What follows belongs to an exercise in optimizing a design on an open flow for small area, a short achievable clock period and few clock cycles per item; a production flow would make more cautious choices. Only simulation tests tie the RTL to the original design; equivalence was not proved. Not every run is shown, and edits may drop behaviour that the tests do not exercise.

==> flow/design.v <==
module pe_mac8 (
    input clk,
    input rst,
    input clear,            
    input valid,            
    input signed [7:0] a_in,
    input signed [7:0] b_in,
    output reg signed [15:0] psum_out
);
    wire signed [15:0] product;
    assign product = a_in * b_in;
    always @(posedge clk) begin
        if (rst) begin
            psum_out <= 16'sd0;
        end
        else if (clear) begin
            psum_out <= 16'sd0;
        end
        else if (valid) begin
            psum_out <= psum_out + product;
        end
    end
endmodule
module matmul8x8_8bit_seq (
    input clk,
    input rst,
    input start,
    input signed [511:0] A,     
    input signed [511:0] B,     
    output reg signed [1023:0] C,   
    output reg done
);
    localparam N = 8;
    wire signed [7:0] A_mat [0:N-1][0:N-1];
    wire signed [7:0] B_mat [0:N-1][0:N-1];
    genvar i1, j1;
    generate
        for (i1 = 0; i1 < N; i1 = i1 + 1) begin : GEN_A
            for (j1 = 0; j1 < N; j1 = j1 + 1) begin : GEN_A2
                assign A_mat[i1][j1] = A[(i1*N + j1)*8 +: 8];
            end
        end
        for (i1 = 0; i1 < N; i1 = i1 + 1) begin : GEN_B
            for (j1 = 0; j1 < N; j1 = j1 + 1) begin : GEN_B2
                assign B_mat[i1][j1] = B[(i1*N + j1)*8 +: 8];
            end
        end
    endgenerate
    reg signed [15:0] C_mat [0:N-1][0:N-1];
    reg [2:0] i, j, k;
    reg mac_clear;
    reg mac_valid;
    reg signed [7:0] mac_a_in;
    reg signed [7:0] mac_b_in;
    wire signed [15:0] mac_psum;
    pe_mac8 u_mac (
        .clk(clk),
        .rst(rst),
        .clear(mac_clear),
        .valid(mac_valid),
        .a_in(mac_a_in),
        .b_in(mac_b_in),
        .psum_out(mac_psum)
    );
    localparam S_IDLE  = 3'd0;
    localparam S_CLEAR = 3'd1;
    localparam S_ACCUM = 3'd2;
    localparam S_STORE = 3'd3;
    localparam S_DONE  = 3'd4;
    reg [2:0] state, next_state;
    always @(posedge clk) begin
        if (rst) begin
            state <= S_IDLE;
            done <= 0;
            i <= 0;
            j <= 0;
            k <= 0;
        end else begin
            state <= next_state;
            case (state)
                S_IDLE: begin
                    done <= 0;
                    if (start) begin
                        i <= 0;
                        j <= 0;
                        k <= 0;
                    end
                end
                S_CLEAR: begin
                    k <= 0;
                end
                S_ACCUM: begin
                    if (k < N-1)
                        k <= k + 1;
                end
                S_STORE: begin
                    if (j < N-1)
                        j <= j + 1;
                    else begin
                        j <= 0;
                        if (i < N-1)
                            i <= i + 1;
                    end
                end
                S_DONE: begin
                    if (start) begin
                        done <= 0;
                        i <= 0;
                        j <= 0;
                        k <= 0;
                    end else begin
                        done <= 1;
                    end
                end
            endcase
        end
    end
    always @(*) begin
        next_state = state;
        mac_clear = 0;
        mac_valid = 0;
        mac_a_in = 0;
        mac_b_in = 0;
        case (state)
            S_IDLE: begin
                if (start)
                    next_state = S_CLEAR;
            end
            S_CLEAR: begin
                mac_clear = 1;
                next_state = S_ACCUM;
            end
            S_ACCUM: begin
                mac_valid = 1;
                mac_a_in = A_mat[i][k];
                mac_b_in = B_mat[k][j];
                if (k == N-1)
                    next_state = S_STORE;
            end
            S_STORE: begin
                if (i == N-1 && j == N-1)
                    next_state = S_DONE;
                else
                    next_state = S_CLEAR;
            end
            S_DONE: begin
                if (start)
                    next_state = S_CLEAR;
            end
        endcase
    end
    integer init_i, init_j;
    always @(posedge clk) begin
        if (rst) begin
            for (init_i = 0; init_i < N; init_i = init_i + 1)
                for (init_j = 0; init_j < N; init_j = init_j + 1)
                    C_mat[init_i][init_j] <= 16'sd0;
        end else if (state == S_STORE) begin
            C_mat[i][j] <= mac_psum;
        end
    end
    integer x, y;
    always @(*) begin
        for (x = 0; x < N; x = x + 1)
            for (y = 0; y < N; y = y + 1)
                C[(x*N + y)*16 +: 16] = C_mat[x][y];
    end
endmodule
==> flow/run.sh <==
#!/bin/bash
# synth_recipe.tcl (not shown) runs the flow's synth.tcl, then flattens the netlist and writes it again
# the make line also repeats each setting of config.mk as NAME=value (left out here)
make -C /OpenROAD-flow-scripts/flow DESIGN_CONFIG=/design/flow/config.mk WORK_HOME=/design/flow/orfs CLKGATE_MAP_FILE= SYNTH_SCRIPT=/design/flow/synth_recipe.tcl finish
==> flow/config.mk <==
export PLATFORM = sky130hd
export DESIGN_NAME = matmul8x8_8bit_seq
export DESIGN_NICKNAME = matmul8x8_8bit_seq
export VERILOG_FILES = /design/flow/design.v
export SDC_FILE = /design/flow/constraint.sdc
export NUM_CORES = 4
export LEC_CHECK = 0
export CAP_MARGIN = 20
export CORE_AREA = 5 5 755 755
export DIE_AREA = 0 0 760 760
export SLEW_MARGIN = 20
==> flow/constraint.sdc <==
create_clock -name core_clock -period 10.0 [get_ports {clk}]
set_input_delay 2.0000 -clock core_clock [delete_from_list [all_inputs] [get_ports {clk}]]
set_output_delay 2.0000 -clock core_clock [all_outputs]
set_load 0.01 [all_outputs]
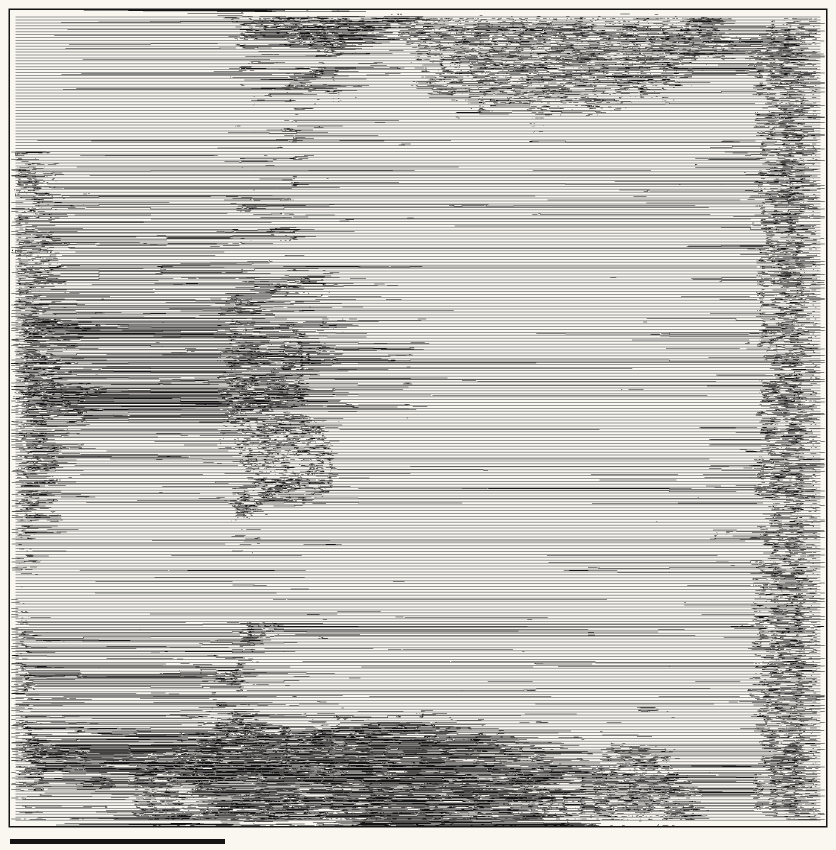
**Above:** run 1 (M1 wires).
Scale bar: 200 um. Supply wires on this layer in gray.
nets with wire on the layer: 6750
main direction: horizontal
longest straight run: 651 um
final WL: 504.9 mm
via count: 50730
grt met1 use: 19.90%

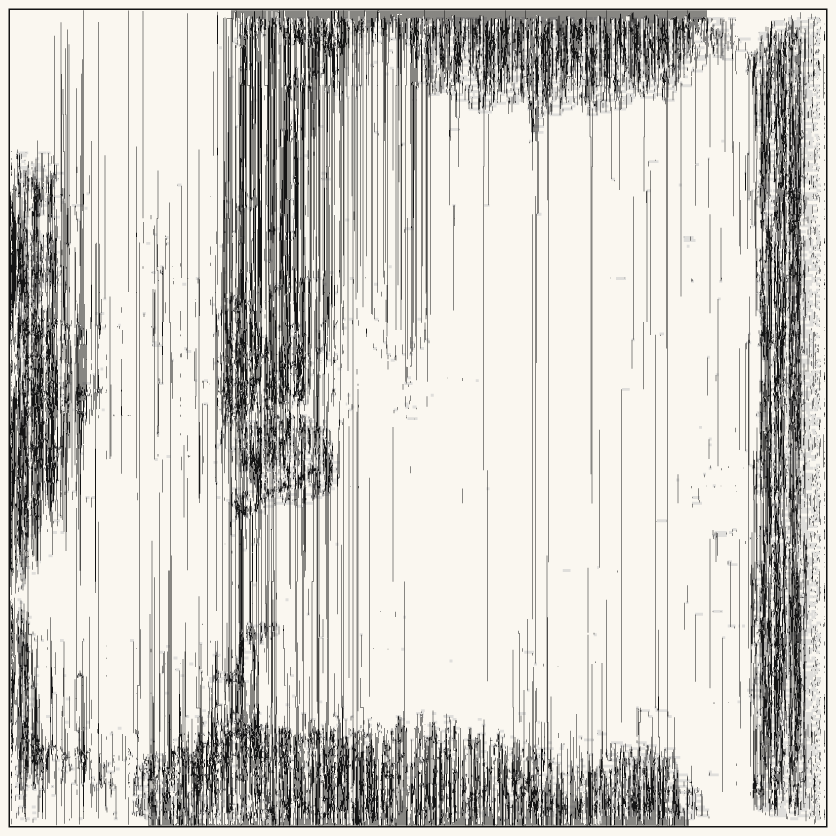
**Above:** run 1 (metal 2).
longest straight run: 697 um
wire length on this layer: 228 mm
nets with wire on the layer: 6419
main direction: vertical
GRT met2 Usage: 26.83%

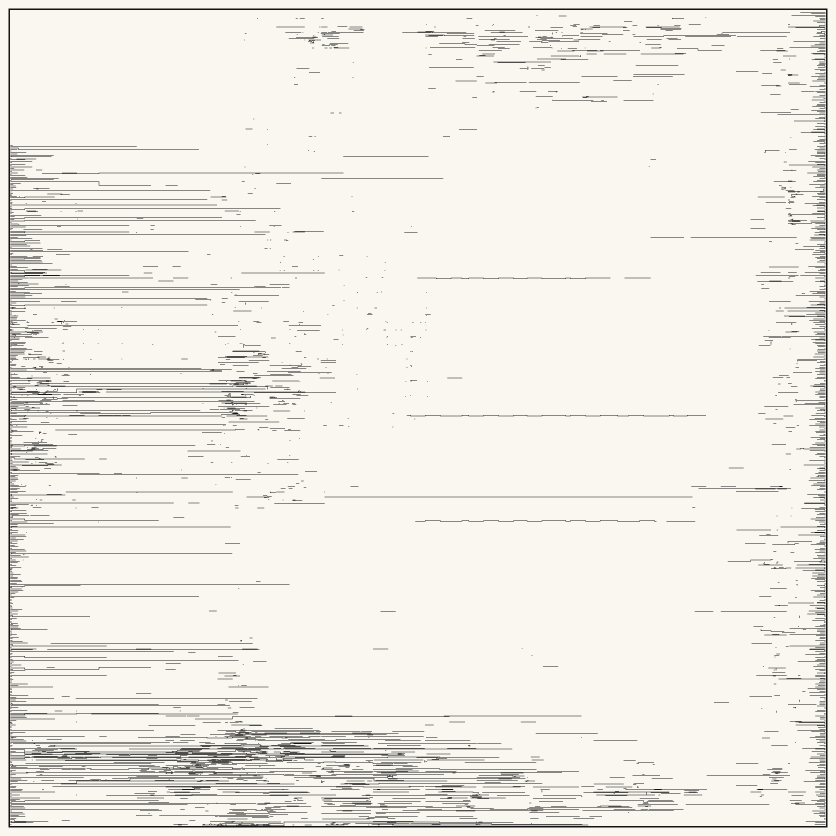
**Above:** run 1 (the metal 3 layer).
longest straight run: 343 um
wire length on this layer: 48.0 mm

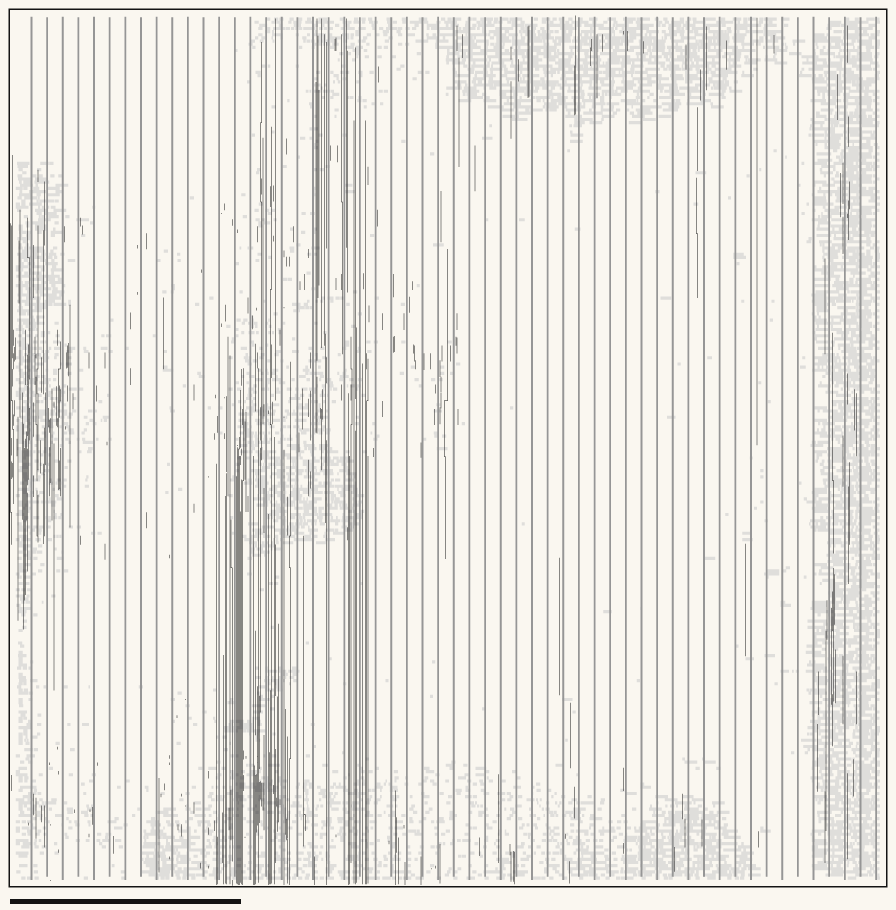
**Above:** run 1 (M4 wires).
Scale bar: 200 um. Supply wires on this layer in gray.
main direction: vertical
wire length on this layer: 30.2 mm

==> key figures, run 1 <==
Status
  • Status: complete, no violations

Detailed routing
  • DRC viols: 0
  • DR pass1 iterations: 6
  • Starting DRT DRC Count: approximately 6100

Floorplanning
  • Starting Density: roughly 9%
  • Die footprint: 577600 um^2
  • Die H: 760 um
  • Core area: roughly 560000 um^2

Global route
  • M3 GR Usage: 5.523%
  • GRT overflow: 0
  • First-pass GRT wire length: roughly 600 mm
  • Grt peak-use layer: met2
  • Largest net degree at the start of global routing: 60

STA
  • Unrepaired setup endpoints after global routing: no
  • Final Max Tran Viols: 0
  • Worst slew pin tran: ~1.4 ns

Final layout
  • Fill cells: between 60000 and 70000
  • Layout area overhead: 67.35%
  • Final cell count without fillers: between 10000 and 15000
  • Fin util: 15.49%

Yosys
  • Post-synthesis xor/xnor area fraction: less than 1%
  • Syn. warnings: 2
  • Post-Synth Adder-Cell Area: roughly 4%
  • Yosys top cell area share: slightly below 60%

CTS
  • H-tree levels: 3
  • Clock Sink Count: between 1000 and 1500
  • # resized after CTS: 0

Worst setup path
  • R2R Setup Slk: around 0.9 ns
  • Setup crit end kind: flop
  • Delay of the slowest critical-path stage: 0.80 ns

Placement
  • Routability Congestion: approximately 0.99
Testbench counts for the RTL of run 1, summed over its fixed seeds: cycles 61,632, items 96.
[run 1: registers in the layout (all words and copies together) (netlist names)]
register	cells
C_mat	1024
done	1
i	3
j	3
k	3
state	3
u_mac.psum_out	16
[run 1: stage by stage]
step / setup slack, ns / cell area, um^2
finish: 0.8884 / 86860
global route: 0.7039 / 86730
CTS: 1.115 / 86280
detailed placement: 0.3038 / 82630
global placement: 0.1791 / 82550
floorplan: 2.414 / 51900
[run 1: area by class of cell]
class	count	area [um^2]	share of cell area, %
clock inverters	71	569.3	0.6554
clock buffers	146	3079	3.545
repair buffers	2323	22680	26.11
flip-flops and latches	1053	31390	36.14
inverters	109	439.2	0.5056
diodes	225	563.0	0.6482
well taps	7479	9358	10.77
multi-input cells	2719	18780	21.62
[run 1: per-layer routing]
metal / wire length (um) / share of wire (%)
met5: 857 / 0.17
met4: 30180 / 6.0
met3: 48010 / 9.5
met2: 227700 / 45
met1: 198200 / 39
==> run 2: a larger rewrite; changed files in full <==
==> flow/design.v <==
module mm_fa #(parameter W = 1) (input [W-1:0] a, input [W-1:0] b, input [W-1:0] c,
                                 output [W-1:0] s, output [W-1:0] co);
    assign s = a ^ b ^ c;
    assign co = (a & b) | (a & c) | (b & c);
endmodule
module mm_x3 (input [7:0] a, output [9:0] y);
    assign y = {a[7], a[7], a} + {a[7], a, 1'b0};
endmodule
module mm_tsel (input [1:0] d, output [3:0] s);
    assign s = {~d[1], ~d[0] & d[1], d[0] & d[1], d[0] & ~d[1]};
endmodule
module mm_dsel (input [1:0] d, output [2:0] s);
    assign s = {d[1] & d[0], d[1] & ~d[0], ~d[1] & d[0]};
endmodule
module mm_tree_in (input [63:0] a, input [79:0] a3, input [71:0] bs, input [63:0] na, input [31:0] ts, output [30:0] q);
    wire [215:0] ox1, ox2, ox3, sl1, sl2, sl3;
    wire [23:0] a7x, nz;
    wire [71:0] ta, tna, tn2a, t1, tm1, tm2;
    wire [7:0] a7, na7, nb7, tt1, ttm;
    genvar k, j, i;
    generate
        for (k = 0; k < 8; k = k + 1) begin : K
            for (j = 0; j < 3; j = j + 1) begin : J
                for (i = 0; i < 9; i = i + 1) begin : I
                    assign ox1[(k*3+j)*9+i] = a[k*8 + (i < 7 ? i : 7)];
                    assign ox2[(k*3+j)*9+i] = (i == 0) ? 1'b0 : a[k*8 + (i - 1 < 7 ? i - 1 : 7)];
                    assign ox3[(k*3+j)*9+i] = a3[k*10+i];
                    assign sl1[(k*3+j)*9+i] = bs[(k*3+j)*3];
                    assign sl2[(k*3+j)*9+i] = bs[(k*3+j)*3+1];
                    assign sl3[(k*3+j)*9+i] = bs[(k*3+j)*3+2];
                end
                assign a7x[k*3+j] = a[k*8+7];
                assign nz[k*3+j] = |bs[(k*3+j)*3 +: 3];
            end
            for (i = 0; i < 9; i = i + 1) begin : T
                assign ta[k*9+i] = a[k*8 + (i < 7 ? i : 7)];
                assign tna[k*9+i] = na[k*8 + (i < 7 ? i : 7)];
                assign tn2a[k*9+i] = (i == 0) ? 1'b1 : na[k*8 + (i - 1 < 7 ? i - 1 : 7)];
                assign t1[k*9+i] = ts[k*4];
                assign tm1[k*9+i] = ts[k*4+1];
                assign tm2[k*9+i] = ts[k*4+2];
            end
            assign a7[k] = a[k*8+7];
            assign na7[k] = na[k*8+7];
            assign nb7[k] = ts[k*4+3];
            assign tt1[k] = ts[k*4];
            assign ttm[k] = ~ts[k*4+3];
        end
    endgenerate
    wire [215:0] p = ~((sl1 & ox1) | (sl2 & ox2) | (sl3 & ox3));
    wire [23:0] sg = nz & a7x;
    wire [71:0] pt = ~((t1 & ta) | (tm1 & tna) | (tm2 & tn2a));
    wire [7:0] st = (tt1 & a7) | (ttm & na7);
    wire [95:0] s1, c1;
    wire [95:0] x1 = {st[5], st[2], 1'b0, pt[35], pt[8], pt[34], pt[7], sg[17], sg[8], 1'b0, p[134], p[53], pt[51], pt[24], 1'b0, p[133], p[52], pt[41], pt[14], sg[19], sg[10], sg[1], p[179], p[132], p[98], p[51], p[17], pt[31], pt[4], p[185], p[151], p[104], p[70], p[23], pt[39], pt[12], sg[18], sg[9], sg[0], p[184], p[157], p[130], p[103], p[76], p[49], p[22], pt[29], pt[2], p[176], p[149], p[122], p[95], p[68], p[41], p[14], pt[28], pt[1], p[195], p[168], p[141], p[114], p[87], p[60], p[33], p[6], pt[36], pt[9], nb7[6], nb7[3], nb7[0], p[174], p[147], p[120], p[93], p[66], p[39], p[12], p[146], p[112], p[65], p[31], p[99], p[18], p[172], p[138], p[91], p[57], p[10], p[137], p[56], p[90], p[9], p[109], p[28], p[81], p[0]};
    wire [95:0] y1 = {st[6], st[3], st[0], pt[44], pt[17], pt[43], pt[16], sg[20], sg[11], sg[2], p[161], p[80], pt[60], pt[33], pt[6], p[160], p[79], pt[50], pt[23], sg[22], sg[13], sg[4], p[186], p[152], p[105], p[71], p[24], pt[40], pt[13], p[205], p[158], p[124], p[77], p[43], pt[48], pt[21], sg[21], sg[12], sg[3], p[197], p[170], p[143], p[116], p[89], p[62], p[35], pt[38], pt[11], p[183], p[156], p[129], p[102], p[75], p[48], p[21], pt[37], pt[10], p[202], p[175], p[148], p[121], p[94], p[67], p[40], p[13], pt[45], pt[18], nb7[7], nb7[4], nb7[1], p[181], p[154], p[127], p[100], p[73], p[46], p[19], p[166], p[119], p[85], p[38], p[126], p[45], p[192], p[145], p[111], p[64], p[30], p[164], p[83], p[117], p[36], p[136], p[55], p[108], p[27]};
    wire [95:0] z1 = {st[7], st[4], st[1], pt[53], pt[26], pt[52], pt[25], sg[23], sg[14], sg[5], p[188], p[107], pt[69], pt[42], pt[15], p[187], p[106], pt[59], pt[32], pt[5], sg[16], sg[7], p[206], p[159], p[125], p[78], p[44], pt[49], pt[22], p[212], p[178], p[131], p[97], p[50], pt[57], pt[30], pt[3], sg[15], sg[6], p[204], p[177], p[150], p[123], p[96], p[69], p[42], pt[47], pt[20], p[196], p[169], p[142], p[115], p[88], p[61], p[34], pt[46], pt[19], p[209], p[182], p[155], p[128], p[101], p[74], p[47], p[20], pt[54], pt[27], pt[0], nb7[5], nb7[2], p[194], p[167], p[140], p[113], p[86], p[59], p[32], p[173], p[139], p[92], p[58], p[153], p[72], p[199], p[165], p[118], p[84], p[37], p[191], p[110], p[144], p[63], p[163], p[82], p[135], p[54]};
    mm_fa #(96) u_fa1 (.a(x1), .b(y1), .c(z1), .s(s1), .co(c1));
    wire [56:0] s2, c2;
    wire [56:0] x2 = {c1[91], c1[90], c1[87], pt[62], c1[82], s1[87], pt[61], s1[82], c1[77], c1[74], c1[69], s1[77], c1[67], pt[68], s1[69], c1[64], c1[61], c1[58], pt[58], s1[64], c1[54], c1[51], s1[60], c1[48], pt[66], s1[54], s1[51], c1[44], c1[41], c1[40], pt[56], s1[45], s1[42], c1[35], c1[32], c1[30], c1[27], pt[55], s1[36], s1[33], c1[25], c1[22], c1[19], s1[28], pt[63], s1[22], s1[19], c1[13], c1[10], s1[14], p[180], s1[9], c1[4], s1[5], p[171], c1[0], p[162]};
    wire [56:0] y2 = {c1[92], s1[91], c1[88], pt[71], c1[83], s1[88], pt[70], s1[83], c1[78], c1[75], c1[70], s1[78], c1[68], s1[74], s1[70], c1[65], s1[67], c1[59], pt[67], s1[65], c1[55], c1[52], s1[61], c1[49], s1[57], s1[55], s1[52], c1[45], c1[42], s1[48], pt[65], s1[46], s1[43], c1[36], c1[33], s1[39], c1[28], pt[64], s1[37], s1[34], s1[31], c1[23], c1[20], s1[29], s1[26], s1[23], s1[20], c1[14], c1[11], p[4], p[207], s1[10], c1[5], p[2], p[198], c1[1], p[189]};
    wire [56:0] z2 = {s1[93], s1[92], c1[89], c1[86], s1[89], c1[81], s1[86], p[26], s1[81], c1[76], c1[71], p[25], s1[76], s1[75], s1[71], c1[66], s1[68], c1[60], c1[57], s1[66], c1[56], c1[53], p[16], s1[59], s1[58], s1[56], s1[53], c1[46], c1[43], s1[49], c1[39], s1[47], s1[44], c1[37], c1[34], s1[40], c1[29], c1[26], s1[38], s1[35], s1[32], c1[24], c1[21], s1[30], s1[27], s1[24], s1[21], p[5], c1[12], p[11], s1[13], s1[11], p[3], p[29], s1[4], p[1], s1[0]};
    mm_fa #(57) u_fa2 (.a(x2), .b(y2), .c(z2), .s(s2), .co(c2));
    wire [36:0] s3, c3;
    wire [36:0] x3 = {c2[54], s1[94], c2[52], c2[50], c2[49], c2[48], s1[90], c1[79], s2[47], p[215], c1[72], c2[39], p[214], c2[34], c2[33], p[213], s2[34], s2[32], p[211], c2[19], c2[15], s2[20], p[203], c2[12], s2[14], s2[12], c1[17], c2[7], p[201], s2[7], c2[4], p[193], c1[7], c2[2], c1[3], s2[2], p[190]};
    wire [36:0] y3 = {c2[55], s1[95], s2[54], s2[53], c1[84], s2[51], s2[50], c1[80], s2[48], c2[43], c1[73], c2[40], c2[38], c1[62], s2[39], c2[32], s1[62], c2[26], c2[20], p[8], c2[16], s2[21], p[210], s2[19], s2[15], s2[13], c1[18], c1[15], p[208], s1[15], c1[8], p[200], s2[4], c2[3], s2[3], c2[1], c2[0]};
    wire [36:0] z3 = {s2[56], c2[53], s2[55], c2[51], c1[85], s2[52], c2[47], s2[49], c2[45], c2[44], s2[45], s2[44], s2[43], c1[63], s2[40], s2[38], s1[63], c2[27], c2[21], p[15], c2[17], c1[31], c2[13], p[7], s2[16], c2[9], s2[9], c1[16], c2[6], s1[16], c1[9], s2[6], s1[8], c1[6], s1[6], c1[2], s2[1]};
    mm_fa #(37) u_fa3 (.a(x3), .b(y3), .c(z3), .s(s3), .co(c3));
    wire [31:0] s4, c4;
    wire [31:0] x4 = {s3[35], c3[30], c3[28], c3[27], c3[25], s1[84], c3[23], s3[24], s1[79], c2[37], c2[35], s1[72], s2[35], s2[33], c3[14], c1[47], s2[26], c2[18], s3[14], c1[38], c2[10], c3[8], s3[9], c3[6], s1[25], s3[6], c3[3], s1[17], s3[3], s1[12], s1[7], s1[2]};
    wire [31:0] y4 = {c3[33], s3[33], c3[29], s3[30], s3[27], s1[85], c2[41], c3[22], s1[80], s3[23], c2[36], s1[73], s2[36], c3[17], s3[18], s3[17], s2[27], s3[15], c3[11], s3[13], c2[11], c3[9], s3[10], c2[8], c3[5], s2[8], c3[4], s1[18], s3[4], c3[1], c3[0], s1[3]};
    wire [31:0] z4 = {c3[34], c3[31], s3[32], s3[31], c2[46], c3[24], c2[42], s3[25], c3[21], s2[41], c3[20], s3[21], s3[20], c1[50], c3[15], s1[50], c3[13], s2[22], c2[14], s1[41], s3[11], c3[10], s2[10], c3[7], s3[8], s3[7], c2[5], s3[5], s2[5], c3[2], s3[1], s3[0]};
    mm_fa #(32) u_fa4 (.a(x4), .b(y4), .c(z4), .s(s4), .co(c4));
    wire [26:0] s5, c5;
    wire [26:0] x5 = {s3[36], s3[34], c4[26], s3[29], c3[26], c4[21], s2[46], c4[19], c3[19], c2[30], c2[28], c3[18], s4[17], s2[30], s2[28], c2[24], c2[22], c4[11], s2[25], s2[23], c4[8], s2[17], c4[5], s2[11], s4[4], c4[1], s3[2]};
    wire [26:0] y5 = {c4[30], c3[32], c4[27], s4[26], s3[28], c4[22], s3[26], s4[21], s3[22], c2[31], c2[29], s3[19], c3[16], s2[31], s2[29], c2[25], c2[23], c3[12], s4[13], s4[12], c4[9], s2[18], c4[6], c4[4], c4[2], s4[2], c4[0]};
    wire [26:0] z5 = {s4[31], c4[28], s4[28], c4[24], c4[23], s4[25], c4[20], s4[22], c4[18], s4[18], c4[16], c4[15], c4[14], c4[13], s4[16], s4[15], c4[12], s3[16], c4[10], s2[24], s4[10], c4[7], s4[8], s4[7], c4[3], s4[3], s4[1]};
    mm_fa #(27) u_fa5 (.a(x5), .b(y5), .c(z5), .s(s5), .co(c5));
    wire [16:0] s6, c6;
    wire [16:0] x6 = {s4[30], c5[22], s4[27], s4[23], s5[18], s2[42], s5[16], c5[10], s2[37], s5[12], c5[7], c5[6], s4[14], s5[5], s4[11], s4[9], s4[5]};
    wire [16:0] y6 = {c4[29], s4[29], c4[25], c5[18], c5[16], s4[20], s5[17], c5[11], c4[17], s5[13], s5[10], s5[8], s5[7], c5[4], s3[12], s5[3], s4[6]};
    wire [16:0] z6 = {s5[25], c5[23], c5[20], s4[24], c5[17], c5[15], s4[19], c5[12], s5[15], c5[8], s5[11], s5[9], c5[5], s5[6], c5[3], c5[2], c5[1]};
    mm_fa #(17) u_fa6 (.a(x6), .b(y6), .c(z6), .s(s6), .co(c6));
    wire [14:0] s7, c7;
    wire [14:0] x7 = {c5[25], c5[24], s5[24], s5[22], s6[13], s5[20], s6[12], c6[8], c6[6], c5[13], c6[4], c5[9], c6[2], s6[2], s5[4]};
    wire [14:0] y7 = {s5[26], c6[15], c6[14], s5[23], c5[19], c6[11], c6[10], s6[11], s6[9], c5[14], s6[7], s5[14], s6[4], c6[1], c6[0]};
    wire [14:0] z7 = {c6[16], s6[16], s6[15], c6[13], s5[21], c6[12], s5[19], c6[9], s6[10], s6[8], c6[5], s6[6], c6[3], s6[3], s6[1]};
    mm_fa #(15) u_fa7 (.a(x7), .b(y7), .c(z7), .s(s7), .co(c7));
    wire [5:0] s8, c8;
    wire [5:0] x8 = {c5[21], c7[7], c7[5], c6[7], s7[3], s6[5]};
    wire [5:0] y8 = {s6[14], s7[9], s7[7], s7[5], c7[2], c7[1]};
    wire [5:0] z8 = {c7[9], c7[8], c7[6], c7[3], s7[4], s7[2]};
    mm_fa #(6) u_fa8 (.a(x8), .b(y8), .c(z8), .s(s8), .co(c8));
    wire [3:0] s9, c9;
    wire [3:0] x9 = {c7[11], s7[11], s7[10], s7[6]};
    wire [3:0] y9 = {c8[5], c7[10], c8[3], c7[4]};
    wire [3:0] z9 = {s7[12], s8[5], s8[4], s8[2]};
    mm_fa #(4) u_fa9 (.a(x9), .b(y9), .c(z9), .s(s9), .co(c9));
    assign q = {s7[14], c7[13], c9[3], s7[13], c7[12], s9[3], c9[2], c9[1], s9[2], c8[4], s9[1], c9[0], s8[3], c8[2], s7[8], s9[0], c8[1], s8[1], c8[0], s8[0], s7[1], c7[0], s7[0], s6[0], s5[2], s5[1], c5[0], s5[0], s4[0], s2[0], s1[1]};
endmodule
module mm_tree_out (input [30:0] q, output [15:0] c);
    wire [2:0] s1, c1;
    wire [2:0] x1 = {q[26], q[21], q[16]};
    wire [2:0] y1 = {q[27], q[22], q[17]};
    wire [2:0] z1 = {q[28], q[23], q[18]};
    mm_fa #(3) u_fa1 (.a(x1), .b(y1), .c(z1), .s(s1), .co(c1));
    wire [1:0] s2, c2;
    wire [1:0] x2 = {q[29], q[24]};
    wire [1:0] y2 = {q[30], q[25]};
    wire [1:0] z2 = {c1[2], c1[1]};
    mm_fa #(2) u_fa2 (.a(x2), .b(y2), .c(z2), .s(s2), .co(c2));
    wire [15:0] r0 = {~s2[1], ~s1[2], ~s2[0], ~s1[1], ~q[20], ~q[19], ~q[14], ~q[12], ~q[11], ~q[9], ~q[8], ~q[6], ~q[4], ~q[3], ~q[2], ~q[0]};
    wire [15:0] r1 = {1'b0, ~c2[0], 1'b0, 1'b0, ~c1[0], ~s1[0], ~q[15], ~q[13], 1'b0, ~q[10], 1'b0, ~q[7], ~q[5], 1'b0, 1'b0, ~q[1]};
    assign c = r0 + r1;
endmodule
module matmul8x8_8bit_seq (
    input clk,
    input rst,
    input start,
    input signed [511:0] A,
    input signed [511:0] B,
    output [1023:0] C,
    output reg done
);
    genvar r, c, k, j;
    wire [639:0] A3;
    wire [575:0] BS;
    wire [255:0] TS;
    wire [511:0] NA = ~A;
    generate
        for (k = 0; k < 64; k = k + 1) begin : PRE
            mm_x3 u_x3 (.a(A[k*8 +: 8]), .y(A3[k*10 +: 10]));
            mm_tsel u_tsel (.d(B[k*8+6 +: 2]), .s(TS[k*4 +: 4]));
            for (j = 0; j < 3; j = j + 1) begin : D
                mm_dsel u_sel (.d(B[k*8+2*j +: 2]), .s(BS[(k*3+j)*3 +: 3]));
            end
        end
        for (r = 0; r < 8; r = r + 1) begin : ROW
            for (c = 0; c < 8; c = c + 1) begin : COL
                wire [63:0] av;
                wire [79:0] a3v;
                wire [71:0] bsv;
                wire [63:0] nav;
                wire [31:0] tsv;
                for (k = 0; k < 8; k = k + 1) begin : K
                    assign av[k*8 +: 8] = A[(r*8+k)*8 +: 8];
                    assign a3v[k*10 +: 10] = A3[(r*8+k)*10 +: 10];
                    assign bsv[k*9 +: 9] = BS[(k*8+c)*9 +: 9];
                    assign nav[k*8 +: 8] = NA[(r*8+k)*8 +: 8];
                    assign tsv[k*4 +: 4] = TS[(k*8+c)*4 +: 4];
                end
                wire [30:0] t;
                reg [30:0] q;
                mm_tree_in u_in (.a(av), .a3(a3v), .bs(bsv), .na(nav), .ts(tsv), .q(t));
                always @(posedge clk)
                    if (start) q <= t;
                mm_tree_out u_out (.q(q), .c(C[(r*8+c)*16 +: 16]));
            end
        end
    endgenerate
    always @(posedge clk)
        if (rst) done <= 1'b0;
        else if (start) done <= 1'b1;
endmodule
==> flow/config.mk <==
export PLATFORM = sky130hd
export DESIGN_NAME = matmul8x8_8bit_seq
export DESIGN_NICKNAME = matmul8x8_8bit_seq
export VERILOG_FILES = /design/flow/design.v
export SDC_FILE = /design/flow/constraint.sdc
export NUM_CORES = 4
export LEC_CHECK = 0
export CAP_MARGIN = 20
export CORE_AREA = 5 5 1295 1295
export DIE_AREA = 0 0 1300 1300
export PLACE_DENSITY = 0.56
export SETUP_SLACK_MARGIN = 3.5
export SLEW_MARGIN = 20
export SYNTH_HIERARCHICAL = 1
export TNS_END_PERCENT = 20
==> run 2 against run 1 <==
Effect of this change:
- synthesized cell count grew to 14 times the previous value
- the flow now stops in 5_1_grt
- area after synthesis rose to 15 times the previous value
==> key figures, run 2 <==
Placement
  • Pre-CTS setup slack: 0.8338 ns (was 0.3038 ns)
  • Dpl hpwl: 6300 mm (was 422.5 mm)
  • Routability Congestion: 1.358 (was 0.9856)
  • Buffers on Ports: 2051 (unchanged)
  • Placed cell area: 839900 um^2 (was 82630 um^2)

Floorplanning
  • Starting Density: 45.27% (was 9.255%)
  • Die H: 1.300 mm (was 760 um)
  • Site Rows: 474 (was 275)
  • IO Count: 2052 (unchanged)
  • DIE WIDTH: 1.300 mm (was 760 um)

CTS
  • CTS max path bufs: 5 (was 4)
  • Clock Tree Root: clkbuf_16 (unchanged)
  • Clock Sink Count: 1985 (was 1053)
  • Hold buffer count at cts: 0 (unchanged)
  • H-tree levels: 5 (was 3)
  • Total CTS buffers: 312 (was 119)

Status
  • Stop err: [ERROR GRT-0116] Global routing finished with congestion. Check the congestion regions in the DRC Viewer.
  • Status: aborted with a tool error (was complete, no violations)
  • Last stage: 5_1_grt

Yosys
  • Avg Cell Area, Syn: 12.46 um^2 (was 11.98 um^2)
  • Synth Instances: 60420 (was 4334)
  • Synth Cell Area: 752800 um^2 (was 51900 um^2)
  • Syn. warnings: 7 (was 2)

Global route
  • GRT overflow: approximately 170k
  • First-pass GRT wire length: about 13000 mm
  • Largest net degree at the start of global routing: about 140
  • Vias in the first global route: approximately 1100k
  • GRT Total Usage: 111.6%
Testbench counts for the RTL of run 2, summed over its fixed seeds: cycles 96, items 96.
[run 2: timing repair]
action	CTS
hold endpoints to repair	0
endpoints found under the setup margin	1534
pin swaps	2449
setup buffers	3266
gates cloned	233
gates resized for setup	5067
[run 2: routing by layer]
metal  track usage (%)  GRT overflow
met1             105.9         31570
met3             105.7         23110
met2             122.2         84310
met5             101.9          2538
met4             114.2         30400
[run 2: how the worst max path moves through the flow]
stage / from / to / cells past startpoint
after floorplan: A[88] / ROW[1].COL[1].q[20] / 15
after global placement: A[226] / ROW[3].COL[3].q[15] / 16
after detailed placement: B[313] / ROW[4].COL[7].q[15] / 12
after CTS: ROW[2].COL[6].q[16] / C[364] / 8
[run 2: metrics by stage]
step / utilization (%) / instances / hold slack, ns
floorplan: - / 60550 / 0.5159
global placement: 50.42 / 85150 / 0.4575
detailed placement: 50.51 / 85220 / 0.4711
CTS: 54.72 / 89270 / 0.4870
## Run 3: files that changed since run 2, shown whole
==> flow/design.v <==
module mm_fa #(parameter W = 1) (input [W-1:0] a, input [W-1:0] b, input [W-1:0] c,
                                 output [W-1:0] s, output [W-1:0] co);
    assign s = a ^ b ^ c;
    assign co = (a & b) | (a & c) | (b & c);
endmodule
module mm_tree_in (input [63:0] a, input [63:0] b, output [22:0] q);
    wire [511:0] ar, br, neg;
    genvar k, i, j;
    generate
        for (k = 0; k < 8; k = k + 1) begin : K
            for (i = 0; i < 8; i = i + 1) begin : I
                for (j = 0; j < 8; j = j + 1) begin : J
                    assign ar[k*64+i*8+j] = a[k*8+i];
                    assign br[k*64+i*8+j] = b[k*8+j];
                    assign neg[k*64+i*8+j] = (i == 7) != (j == 7);
                end
            end
        end
    endgenerate
    wire [511:0] p = ~(ar & br) ^ neg;
    wire [165:0] s1, c1;
    wire [165:0] x1 = {p[255], p[63], p[439], p[318], p[247], p[126], p[55], p[495], p[431], p[367], p[303], p[239], p[175], p[111], p[47], p[494], p[437], p[380], p[359], p[302], p[245], p[188], p[167], p[110], p[53], 1'b0, p[486], p[436], p[415], p[365], p[315], p[294], p[244], p[223], p[173], p[123], p[102], p[52], p[31], p[492], p[471], p[428], p[407], p[364], p[343], p[300], p[279], p[236], p[215], p[172], p[151], p[108], p[87], p[44], p[23], p[477], p[441], p[420], p[399], p[363], p[342], p[306], p[285], p[249], p[228], p[207], p[171], p[150], p[114], p[93], p[57], p[36], p[15], p[483], p[462], p[433], p[412], p[391], p[362], p[341], p[312], p[291], p[270], p[241], p[220], p[199], p[170], p[149], p[120], p[99], p[78], p[49], p[28], p[7], p[468], p[432], p[411], p[390], p[354], p[333], p[297], p[276], p[240], p[219], p[198], p[162], p[141], p[105], p[84], p[48], p[27], p[6], p[474], p[453], p[410], p[389], p[346], p[325], p[282], p[261], p[218], p[197], p[154], p[133], p[90], p[69], p[26], p[5], p[459], p[409], p[388], p[338], p[288], p[267], p[217], p[196], p[146], p[96], p[75], p[25], p[4], p[408], p[387], p[330], p[273], p[216], p[195], p[138], p[81], p[24], p[3], p[450], p[386], p[322], p[258], p[194], p[130], p[66], p[2], p[385], p[264], p[193], p[72], p[1], p[192], p[0]};
    wire [165:0] y1 = {p[319], p[127], p[446], p[375], p[254], p[183], p[62], p[502], p[438], p[374], p[310], p[246], p[182], p[118], p[54], p[501], p[444], p[423], p[366], p[309], p[252], p[231], p[174], p[117], p[60], p[39], p[493], p[443], p[422], p[372], p[351], p[301], p[251], p[230], p[180], p[159], p[109], p[59], p[38], p[499], p[478], p[435], p[414], p[371], p[350], p[307], p[286], p[243], p[222], p[179], p[158], p[115], p[94], p[51], p[30], p[484], p[463], p[427], p[406], p[370], p[349], p[313], p[292], p[271], p[235], p[214], p[178], p[157], p[121], p[100], p[79], p[43], p[22], p[490], p[469], p[440], p[419], p[398], p[369], p[348], p[327], p[298], p[277], p[248], p[227], p[206], p[177], p[156], p[135], p[106], p[85], p[56], p[35], p[14], p[475], p[454], p[418], p[397], p[361], p[340], p[304], p[283], p[262], p[226], p[205], p[169], p[148], p[112], p[91], p[70], p[34], p[13], p[481], p[460], p[417], p[396], p[353], p[332], p[289], p[268], p[225], p[204], p[161], p[140], p[97], p[76], p[33], p[12], p[466], p[416], p[395], p[345], p[324], p[274], p[224], p[203], p[153], p[132], p[82], p[32], p[11], p[451], p[394], p[337], p[280], p[259], p[202], p[145], p[88], p[67], p[10], p[457], p[393], p[329], p[265], p[201], p[137], p[73], p[9], p[392], p[321], p[200], p[129], p[8], p[256], p[64]};
    wire [165:0] z1 = {p[383], p[191], p[503], p[382], p[311], p[190], p[119], p[509], p[445], p[381], p[317], p[253], p[189], p[125], p[61], p[508], p[487], p[430], p[373], p[316], p[295], p[238], p[181], p[124], p[103], p[46], p[500], p[479], p[429], p[379], p[358], p[308], p[287], p[237], p[187], p[166], p[116], p[95], p[45], p[506], p[485], p[442], p[421], p[378], p[357], p[314], p[293], p[250], p[229], p[186], p[165], p[122], p[101], p[58], p[37], p[491], p[470], p[434], p[413], p[377], p[356], p[335], p[299], p[278], p[242], p[221], p[185], p[164], p[143], p[107], p[86], p[50], p[29], p[497], p[476], p[455], p[426], p[405], p[376], p[355], p[334], p[305], p[284], p[263], p[234], p[213], p[184], p[163], p[142], p[113], p[92], p[71], p[42], p[21], p[482], p[461], p[425], p[404], p[368], p[347], p[326], p[290], p[269], p[233], p[212], p[176], p[155], p[134], p[98], p[77], p[41], p[20], p[488], p[467], p[424], p[403], p[360], p[339], p[296], p[275], p[232], p[211], p[168], p[147], p[104], p[83], p[40], p[19], p[473], p[452], p[402], p[352], p[331], p[281], p[260], p[210], p[160], p[139], p[89], p[68], p[18], p[458], p[401], p[344], p[323], p[266], p[209], p[152], p[131], p[74], p[17], p[464], p[400], p[336], p[272], p[208], p[144], p[80], p[16], p[449], p[328], p[257], p[136], p[65], p[320], p[128]};
    mm_fa #(166) u_fa1 (.a(x1), .b(y1), .c(z1), .s(s1), .co(c1));
    wire [109:0] s2, c2;
    wire [109:0] x2 = {c1[163], c1[160], p[447], s1[159], c1[156], c1[153], p[510], s1[155], s1[152], c1[149], c1[146], c1[143], c1[140], s1[148], s1[145], s1[142], c1[139], c1[136], c1[133], c1[130], c1[127], s1[137], s1[134], s1[131], s1[128], c1[125], c1[122], c1[119], c1[116], c1[113], p[507], s1[123], s1[120], s1[117], s1[114], s1[111], c1[108], c1[105], c1[102], c1[99], c1[96], c1[93], s1[106], s1[103], s1[100], s1[97], s1[94], c1[91], c1[88], c1[85], c1[82], c1[79], c1[76], c1[73], p[498], s1[89], s1[86], s1[83], s1[80], s1[77], s1[74], c1[71], c1[68], c1[65], c1[62], c1[59], c1[56], p[504], s1[69], s1[66], s1[63], s1[60], s1[57], s1[54], c1[51], c1[48], c1[45], c1[42], c1[39], p[489], s1[49], s1[46], s1[43], s1[40], c1[37], c1[34], c1[31], c1[28], c1[25], s1[35], s1[32], s1[29], s1[26], c1[23], c1[20], c1[17], p[480], s1[20], s1[17], c1[14], c1[11], c1[8], p[465], s1[11], s1[8], c1[5], c1[2], s1[2], p[456], p[384]};
    wire [109:0] y2 = {s1[164], c1[161], p[511], s1[160], c1[157], c1[154], c1[151], s1[156], s1[153], c1[150], c1[147], c1[144], c1[141], s1[149], s1[146], s1[143], s1[140], c1[137], c1[134], c1[131], c1[128], s1[138], s1[135], s1[132], s1[129], c1[126], c1[123], c1[120], c1[117], c1[114], c1[111], s1[124], s1[121], s1[118], s1[115], s1[112], c1[109], c1[106], c1[103], c1[100], c1[97], c1[94], s1[107], s1[104], s1[101], s1[98], s1[95], c1[92], c1[89], c1[86], c1[83], c1[80], c1[77], c1[74], p[505], s1[90], s1[87], s1[84], s1[81], s1[78], s1[75], s1[72], c1[69], c1[66], c1[63], c1[60], c1[57], c1[54], s1[70], s1[67], s1[64], s1[61], s1[58], s1[55], c1[52], c1[49], c1[46], c1[43], c1[40], p[496], s1[50], s1[47], s1[44], s1[41], s1[38], c1[35], c1[32], c1[29], c1[26], s1[36], s1[33], s1[30], s1[27], c1[24], c1[21], c1[18], c1[15], s1[21], s1[18], s1[15], c1[12], c1[9], p[472], s1[12], s1[9], c1[6], c1[3], s1[3], c1[0], p[448]};
    wire [109:0] z2 = {s1[165], c1[162], c1[159], s1[161], c1[158], c1[155], c1[152], s1[157], s1[154], s1[151], c1[148], c1[145], c1[142], s1[150], s1[147], s1[144], s1[141], c1[138], c1[135], c1[132], c1[129], s1[139], s1[136], s1[133], s1[130], s1[127], c1[124], c1[121], c1[118], c1[115], c1[112], s1[125], s1[122], s1[119], s1[116], s1[113], c1[110], c1[107], c1[104], c1[101], c1[98], c1[95], s1[108], s1[105], s1[102], s1[99], s1[96], s1[93], c1[90], c1[87], c1[84], c1[81], c1[78], c1[75], c1[72], s1[91], s1[88], s1[85], s1[82], s1[79], s1[76], s1[73], c1[70], c1[67], c1[64], c1[61], c1[58], c1[55], s1[71], s1[68], s1[65], s1[62], s1[59], s1[56], c1[53], c1[50], c1[47], c1[44], c1[41], c1[38], s1[51], s1[48], s1[45], s1[42], s1[39], c1[36], c1[33], c1[30], c1[27], s1[37], s1[34], s1[31], s1[28], s1[25], c1[22], c1[19], c1[16], s1[22], s1[19], s1[16], c1[13], c1[10], c1[7], s1[13], s1[10], s1[7], c1[4], s1[4], c1[1], s1[0]};
    mm_fa #(110) u_fa2 (.a(x2), .b(y2), .c(z2), .s(s2), .co(c2));
    wire [73:0] s3, c3;
    wire [73:0] x3 = {c1[164], c2[106], c2[103], s2[104], c2[101], c2[98], s1[162], s2[100], s2[97], c2[94], c2[91], s1[158], s2[94], s2[91], c2[88], c2[85], c2[82], c2[79], s2[86], s2[83], s2[80], c2[77], c2[74], c2[71], c2[68], s2[75], s2[72], s2[69], c2[66], c2[63], c2[60], c2[57], s1[126], s2[64], s2[61], s2[58], s2[55], c2[52], c2[49], c2[46], c2[43], s1[109], s2[50], s2[47], s2[44], c2[41], c2[38], c2[35], c2[32], s1[92], s2[39], s2[36], s2[33], s2[30], c2[27], c2[24], c2[21], s2[26], s2[23], c2[20], c2[17], c2[14], s1[52], s2[16], s2[13], c2[10], c2[7], s2[10], s2[7], c2[4], s1[23], s2[3], s1[14], s1[5]};
    wire [73:0] y3 = {c1[165], s2[107], c2[104], s2[105], c2[102], c2[99], s1[163], s2[101], s2[98], c2[95], c2[92], c2[89], s2[95], s2[92], s2[89], c2[86], c2[83], c2[80], s2[87], s2[84], s2[81], c2[78], c2[75], c2[72], c2[69], s2[76], s2[73], s2[70], c2[67], c2[64], c2[61], c2[58], c2[55], s2[65], s2[62], s2[59], s2[56], c2[53], c2[50], c2[47], c2[44], s1[110], s2[51], s2[48], s2[45], s2[42], c2[39], c2[36], c2[33], c2[30], s2[40], s2[37], s2[34], s2[31], c2[28], c2[25], c2[22], s2[27], s2[24], s2[21], c2[18], c2[15], s1[53], s2[17], s2[14], c2[11], c2[8], s2[11], s2[8], c2[5], s1[24], s2[4], c2[1], s1[6]};
    wire [73:0] z3 = {c2[107], s2[108], c2[105], s2[106], s2[103], c2[100], c2[97], s2[102], s2[99], c2[96], c2[93], c2[90], s2[96], s2[93], s2[90], c2[87], c2[84], c2[81], s2[88], s2[85], s2[82], s2[79], c2[76], c2[73], c2[70], s2[77], s2[74], s2[71], s2[68], c2[65], c2[62], c2[59], c2[56], s2[66], s2[63], s2[60], s2[57], c2[54], c2[51], c2[48], c2[45], c2[42], s2[52], s2[49], s2[46], s2[43], c2[40], c2[37], c2[34], c2[31], s2[41], s2[38], s2[35], s2[32], c2[29], c2[26], c2[23], s2[28], s2[25], s2[22], c2[19], c2[16], c2[13], s2[18], s2[15], c2[12], c2[9], s2[12], s2[9], c2[6], c2[3], s2[5], c2[2], c2[0]};
    mm_fa #(74) u_fa3 (.a(x3), .b(y3), .c(z3), .s(s3), .co(c3));
    wire [48:0] s4, c4;
    wire [48:0] x4 = {c2[108], c3[68], s2[109], s3[68], c3[64], c3[62], c3[61], c3[58], c3[56], s3[58], c3[54], c3[51], c3[49], s3[53], c3[48], c3[45], s3[50], c3[41], s3[46], s3[43], c3[38], c3[35], s3[41], s2[78], s3[38], s3[35], c3[30], c3[27], s3[32], s2[67], s3[27], c3[22], c3[19], s3[24], s2[53], s3[20], c3[16], c3[13], c3[11], s3[12], c3[8], s2[29], c3[6], s3[7], s2[19], s3[4], s3[3], s2[6], s2[1]};
    wire [48:0] y4 = {c2[109], c3[69], c3[67], s3[69], c3[65], s3[67], s3[63], c3[59], s3[62], s3[59], c3[55], c3[52], c3[50], s3[54], s3[51], c3[46], c3[43], c3[42], s3[47], s3[44], c3[39], c3[36], s3[42], c3[32], s3[39], s3[36], c3[31], c3[28], s3[33], c3[24], s3[28], c3[23], c3[20], s3[25], s2[54], s3[21], s3[18], c3[14], s3[17], s3[13], c3[9], c3[7], s3[8], c3[4], s2[20], s3[5], c3[1], c3[0], s2[2]};
    wire [48:0] z4 = {c3[71], c3[70], s3[71], s3[70], c3[66], c3[63], s3[64], c3[60], c3[57], s3[60], s3[57], c3[53], s3[56], s3[55], s3[52], c3[47], c3[44], s3[49], s3[48], s3[45], c3[40], c3[37], c3[34], c3[33], s3[40], s3[37], s3[34], c3[29], c3[26], c3[25], s3[29], s3[26], c3[21], c3[18], c3[17], s3[22], s3[19], c3[15], c3[12], s3[14], c3[10], s3[11], s3[9], c3[5], c3[3], s3[6], c3[2], s3[1], s3[0]};
    mm_fa #(49) u_fa4 (.a(x4), .b(y4), .c(z4), .s(s4), .co(c4));
    wire [31:0] s5, c5;
    wire [31:0] x5 = {s3[73], c4[44], s3[72], s4[43], c4[40], s4[41], c4[37], s3[65], s4[37], s4[36], s3[61], s4[32], s4[31], c4[25], s4[29], s4[26], c4[21], c4[19], s4[20], c4[16], c4[14], s4[15], c4[10], s3[30], c4[9], s3[23], c4[5], s3[15], s4[5], s3[10], c4[1], s3[2]};
    wire [31:0] y5 = {c3[72], s4[47], c4[43], s4[44], c4[41], s4[42], c4[38], s3[66], s4[38], c4[33], c4[31], s4[33], c4[28], c4[26], c4[24], s4[27], c4[22], s4[25], s4[21], c4[17], s4[19], s4[16], c4[11], s3[31], s4[10], c4[7], s4[7], s3[16], s4[6], s4[4], s4[2], c4[0]};
    wire [31:0] z5 = {c4[46], c4[45], s4[46], s4[45], c4[42], c4[39], s4[40], c4[36], c4[35], c4[34], c4[32], s4[34], c4[29], c4[27], s4[30], s4[28], c4[23], c4[20], s4[22], c4[18], c4[15], s4[17], c4[12], s4[14], s4[11], c4[8], c4[6], c4[4], c4[3], c4[2], s4[3], s4[1]};
    mm_fa #(32) u_fa5 (.a(x5), .b(y5), .c(z5), .s(s5), .co(c5));
    wire [20:0] s6, c6;
    wire [20:0] x6 = {s4[48], c5[27], c5[24], s5[25], c5[21], s5[21], s4[39], s5[19], c5[15], c4[30], c5[13], c5[11], c5[9], s4[23], c5[6], s4[18], c5[5], s4[12], c5[2], s4[8], s5[2]};
    wire [20:0] y6 = {c4[47], s5[29], c5[25], c5[23], s5[24], c5[20], c5[18], s5[20], s5[18], s4[35], s5[15], c5[12], s5[11], s4[24], c5[7], c4[13], s5[6], s4[13], s5[5], s4[9], c5[1]};
    wire [20:0] z6 = {c5[29], c5[28], s5[27], s5[26], c5[22], s5[22], c5[19], c5[17], c5[16], c5[14], s5[16], s5[14], c5[10], c5[8], s5[9], s5[8], s5[7], c5[4], c5[3], s5[4], s5[3]};
    mm_fa #(21) u_fa6 (.a(x6), .b(y6), .c(z6), .s(s6), .co(c6));
    wire [12:0] s7, c7;
    wire [12:0] x7 = {s5[31], s5[30], c5[26], c6[14], s6[14], s5[23], c6[9], s5[17], s6[7], s5[12], s5[10], c6[1], s6[1]};
    wire [12:0] y7 = {c5[30], c6[18], s5[28], c6[15], s6[15], c6[11], s6[11], c6[7], c6[6], s5[13], c6[3], s6[3], c6[0]};
    wire [12:0] z7 = {s6[20], s6[19], c6[16], s6[16], c6[13], c6[12], c6[10], c6[8], s6[8], c6[5], s6[5], c6[2], s6[2]};
    mm_fa #(13) u_fa7 (.a(x7), .b(y7), .c(z7), .s(s7), .co(c7));
    wire [8:0] s8, c8;
    wire [8:0] x8 = {c6[19], s6[18], s6[17], c7[6], s6[12], s6[9], c7[2], c6[4], s6[4]};
    wire [8:0] y8 = {s7[12], c6[17], c7[7], s7[7], s6[13], s6[10], s7[3], s6[6], c7[0]};
    wire [8:0] z8 = {c7[11], c7[9], c7[8], s7[8], c7[5], c7[3], s7[4], c7[1], s7[1]};
    mm_fa #(9) u_fa8 (.a(x8), .b(y8), .c(z8), .s(s8), .co(c8));
    wire [5:0] s9, c9;
    wire [5:0] x9 = {c7[10], s7[10], s7[9], s7[6], c7[4], s7[2]};
    wire [5:0] y9 = {s7[11], s8[7], c8[5], c8[3], s7[5], c8[0]};
    wire [5:0] z9 = {c8[7], c8[6], s8[6], s8[4], s8[3], s8[1]};
    mm_fa #(6) u_fa9 (.a(x9), .b(y9), .c(z9), .s(s9), .co(c9));
    wire [1:0] s10, c10;
    wire [1:0] x10 = {c8[4], c8[1]};
    wire [1:0] y10 = {s8[5], s8[2]};
    wire [1:0] z10 = {c9[2], c9[0]};
    mm_fa #(2) u_fa10 (.a(x10), .b(y10), .c(z10), .s(s10), .co(c10));
    wire [0:0] s11, c11;
    wire [0:0] x11 = {c8[2]};
    wire [0:0] y11 = {s9[1]};
    wire [0:0] z11 = {c10[0]};
    mm_fa #(1) u_fa11 (.a(x11), .b(y11), .c(z11), .s(s11), .co(c11));
    wire [0:0] s12, c12;
    wire [0:0] x12 = {c9[1]};
    wire [0:0] y12 = {s9[2]};
    wire [0:0] z12 = {c11[0]};
    mm_fa #(1) u_fa12 (.a(x12), .b(y12), .c(z12), .s(s12), .co(c12));
    assign q = {c9[5], s8[8], c9[4], s9[5], s9[4], c9[3], c10[1], s9[3], c12[0], s10[1], s12[0], s11[0], s10[0], s9[0], s8[0], s7[0], s6[0], s5[1], c5[0], s5[0], s4[0], s2[0], s1[1]};
endmodule
module mm_tree_out (input [22:0] q, output [15:0] c);
    wire [15:0] r0 = {~q[21], ~q[19], ~q[17], ~q[15], ~q[13], ~q[12], ~q[11], ~q[10], ~q[9], ~q[8], ~q[7], ~q[6], ~q[4], ~q[3], ~q[2], ~q[0]};
    wire [15:0] r1 = {~q[22], ~q[20], ~q[18], ~q[16], ~q[14], 1'b0, 1'b0, 1'b0, 1'b0, 1'b0, 1'b0, 1'b0, ~q[5], 1'b0, 1'b0, ~q[1]};
    assign c = r0 + r1;
endmodule
module matmul8x8_8bit_seq (
    input clk,
    input rst,
    input start,
    input signed [511:0] A,
    input signed [511:0] B,
    output reg [1023:0] C,
    output reg done
);
    reg busy;
    reg [2:0] r;
    wire [2:0] rs = r;
    wire [63:0] arow = A[rs*64 +: 64];
    wire [127:0] row;
    genvar c, k;
    generate
        for (c = 0; c < 8; c = c + 1) begin : COL
            wire [63:0] bv;
            for (k = 0; k < 8; k = k + 1) begin : K
                assign bv[k*8 +: 8] = B[(k*8+c)*8 +: 8];
            end
            wire [22:0] t;
            mm_tree_in u_in (.a(arow), .b(bv), .q(t));
            mm_tree_out u_out (.q(t), .c(row[c*16 +: 16]));
        end
    endgenerate
    always @(posedge clk) begin
        if (start || busy)
            C[rs*128 +: 128] <= row;
        if (rst) begin
            busy <= 1'b0;
            done <= 1'b0;
            r <= 3'd0;
        end else if (start) begin
            busy <= 1'b1;
            done <= 1'b0;
            r <= 3'd1;
        end else if (busy) begin
            r <= r + 3'd1;
            if (r == 3'd7) begin
                busy <= 1'b0;
                done <= 1'b1;
            end
        end
    end
endmodule
==> flow/config.mk <==
export PLATFORM = sky130hd
export DESIGN_NAME = matmul8x8_8bit_seq
export DESIGN_NICKNAME = matmul8x8_8bit_seq
export VERILOG_FILES = /design/flow/design.v
export SDC_FILE = /design/flow/constraint.sdc
export NUM_CORES = 4
export LEC_CHECK = 0
export CAP_MARGIN = 20
export CORE_AREA = 5 5 755 755
export DIE_AREA = 0 0 760 760
export SETUP_SLACK_MARGIN = 0.5
export SLEW_MARGIN = 20
export SYNTH_HIERARCHICAL = 1
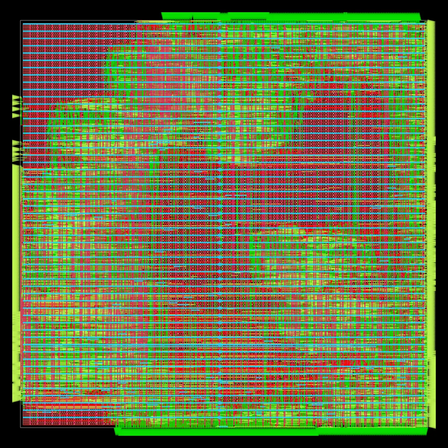
**Above:** run 3 (final layout).
finished layout cell area: 206900 um^2
Site Rows: 275

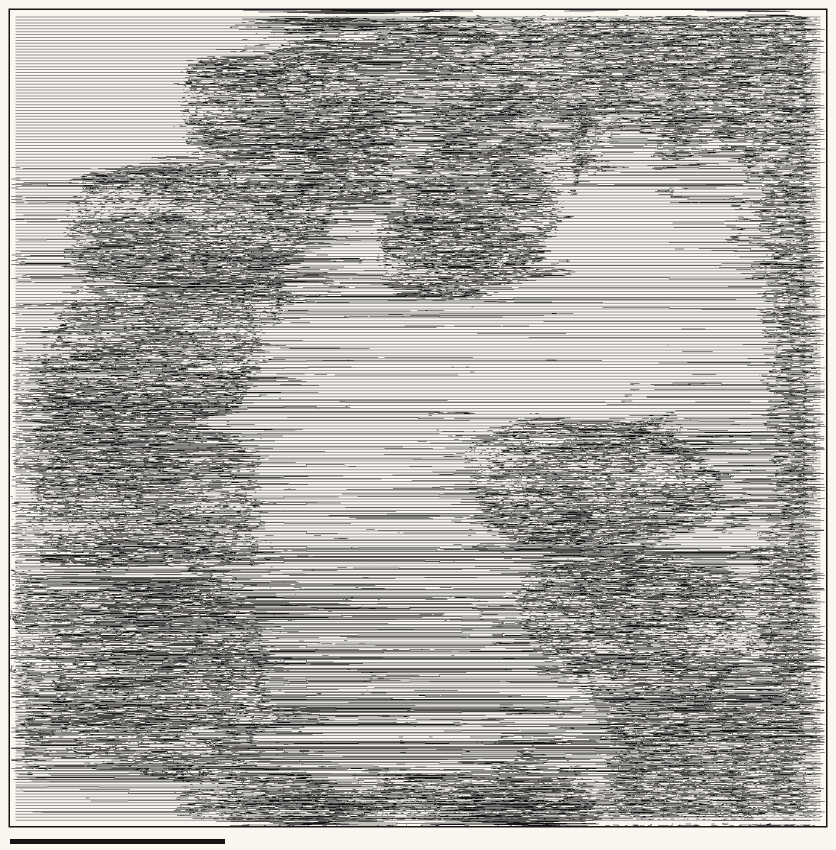
**Above:** run 3 (M1 wires).
Scale bar: 200 um. Supply wires on this layer in gray.
longest straight run: 431 um
share of all routed wire: 37%
main direction: horizontal
nets with wire on the layer: 18227

==> run 3 against run 2 <==
Effect of this change:
- now clean on timing, DRC and antenna
- synthesized cell count decreased by 80%
- area after synthesis fell by 80%
==> key figures, run 3 <==
Yosys
  • Synth Instances: 12360 (was 60420)

Detailed routing
  • Final WL: approximately 960 mm
  • DRC viols: 0

Final layout
  • Multi-input gate area: 117300 um^2
  • Fin util: a little under two fifths
  • Fill cells: roughly 55000
  • Max reg flops: 1024
  • Top Registers: C x1024, r x3

Global route
  • GRT overflow: 0
  • Vias in the first global route: 128000
  • Largest net degree at the start of global routing: ~180

Worst setup path
  • Delay of the slowest critical-path stage: roughly 0.6 ns
  • R2R Setup Slk: between 0.7 and 0.8 ns

Floorplanning
  • Core area: roughly 560000 um^2

Placement
  • Dpl hpwl: 790.9 mm (was 6300 mm)
  • Routability Congestion: 1.058 (was 1.358)

CTS
  • Clock Tree Root: clkbuf_16 (unchanged)
  • CTS max path bufs: 4 (was 5)
  • H-tree levels: 3 (was 5)

Status
  • Status: complete, no violations (was aborted with a tool error)
Testbench counts for the RTL of run 3, summed over its fixed seeds: cycles 768, items 96.
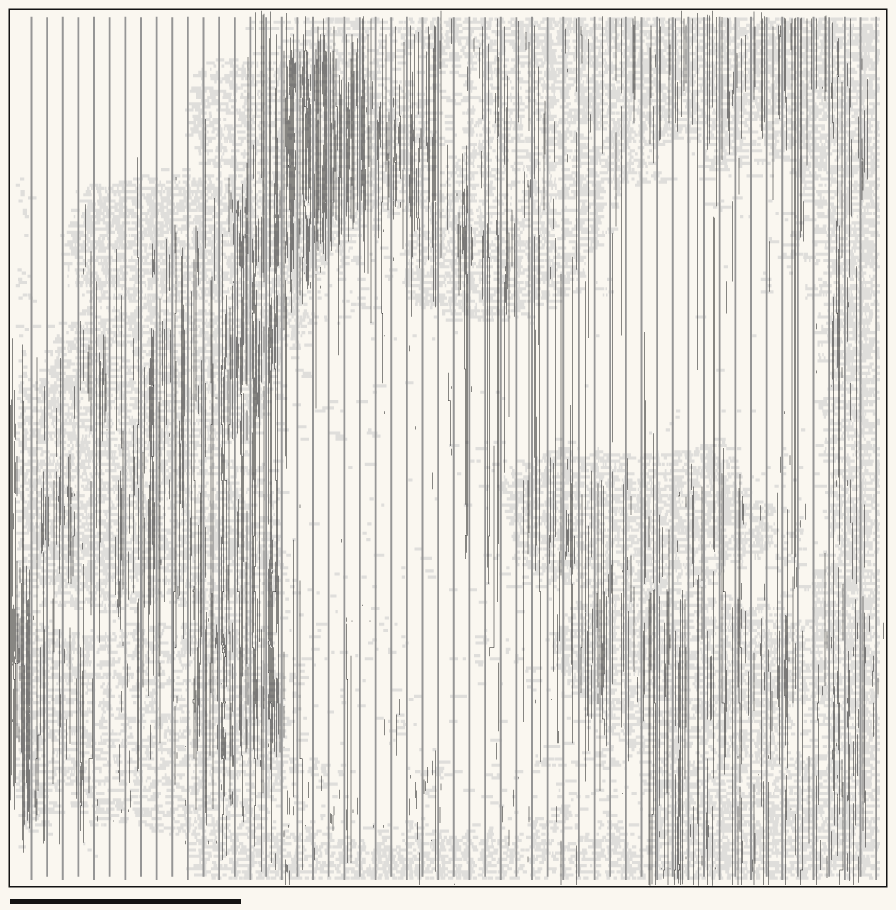
**Above:** run 3 (M4 wires).
Scale bar: 200 um. Supply wires on this layer in gray.
wire length on this layer: 79.2 mm
share of all routed wire: 8.3%
longest straight run: 494 um

## run 3: area by class of cell
type | instances | share of cell area (%)
Multi-Input combinational cell | 10340 | 56.68
Timing Repair Buffer | 4134 | 21.37
Sequential cell | 1029 | 14.92
Tap cell | 7479 | 4.523
Clock buffer | 142 | 1.502
Inverter | 245 | 0.4457
Clock inverter | 71 | 0.3042
Antenna cell | 216 | 0.2612
## run 3: tightest hold or removal path, stage by stage, from the launching register on
cell and delay [ns]:
edfxtp_1 0.34, nand2_1 0.05, o21ai_0 0.06
## run 3: metrics by stage
step | worst slack (ns) | instances | cell area [um^2]
final | 0.3835 | 23660 | 206900
after global routing | 0.3157 | 23500 | 206500
after CTS | 0.3576 | 23180 | 199400
after detailed placement | -1.551 | 22860 | 193000
after global placement | -1.522 | 22860 | 193000
after floorplan | 0.1627 | 12360 | 148800
## run 3: what timing repair did
item	CTS	global route
setup endpoints to repair	385	318
gates resized for setup	493	1200
pin swaps	212	463
cloned	7	26
setup buffers	106	229
## run 3: routing by layer
layer | wire (um) | track usage [%]
met1 | 351300 | 39.96
met2 | 395000 | 44.80
met3 | 128000 | 12.72
met4 | 79240 | 20.49
met5 | 1689 | 1.240

-- re-timing with driven ports --
In the flow no input, the clock included, has a driving cell. The finished layouts below were timed again as built, in two steps. Step 1, drivers: a clkbuf_16 drives clk and a buf_2 each remaining input, both assumed. Step 2 adds t to the input delays and takes it off the output delays; t is the mean of the earliest and latest rising clock arrival at the registers after step 1. Input paths then give back, and output paths get back, about the clock's delay inside the block. a / b / c = ideal / step 1 / step 2; a / b = the first two.
run | t, ns | setup WS [ns] | worst data-port slew with drivers (ns)
run 1 | 0.958 | 0.888 / 0.888 / 0.341 | 0.62
run 3 | 0.969 | 0.383 / 0.052 / -0.916 | 0.77
Met with ideal ports but missed after step 2: setup timing in run 3. The setup slack of run 3, which loses most, moves by -0.331 ns with the drivers and by -1.299 ns with both steps.
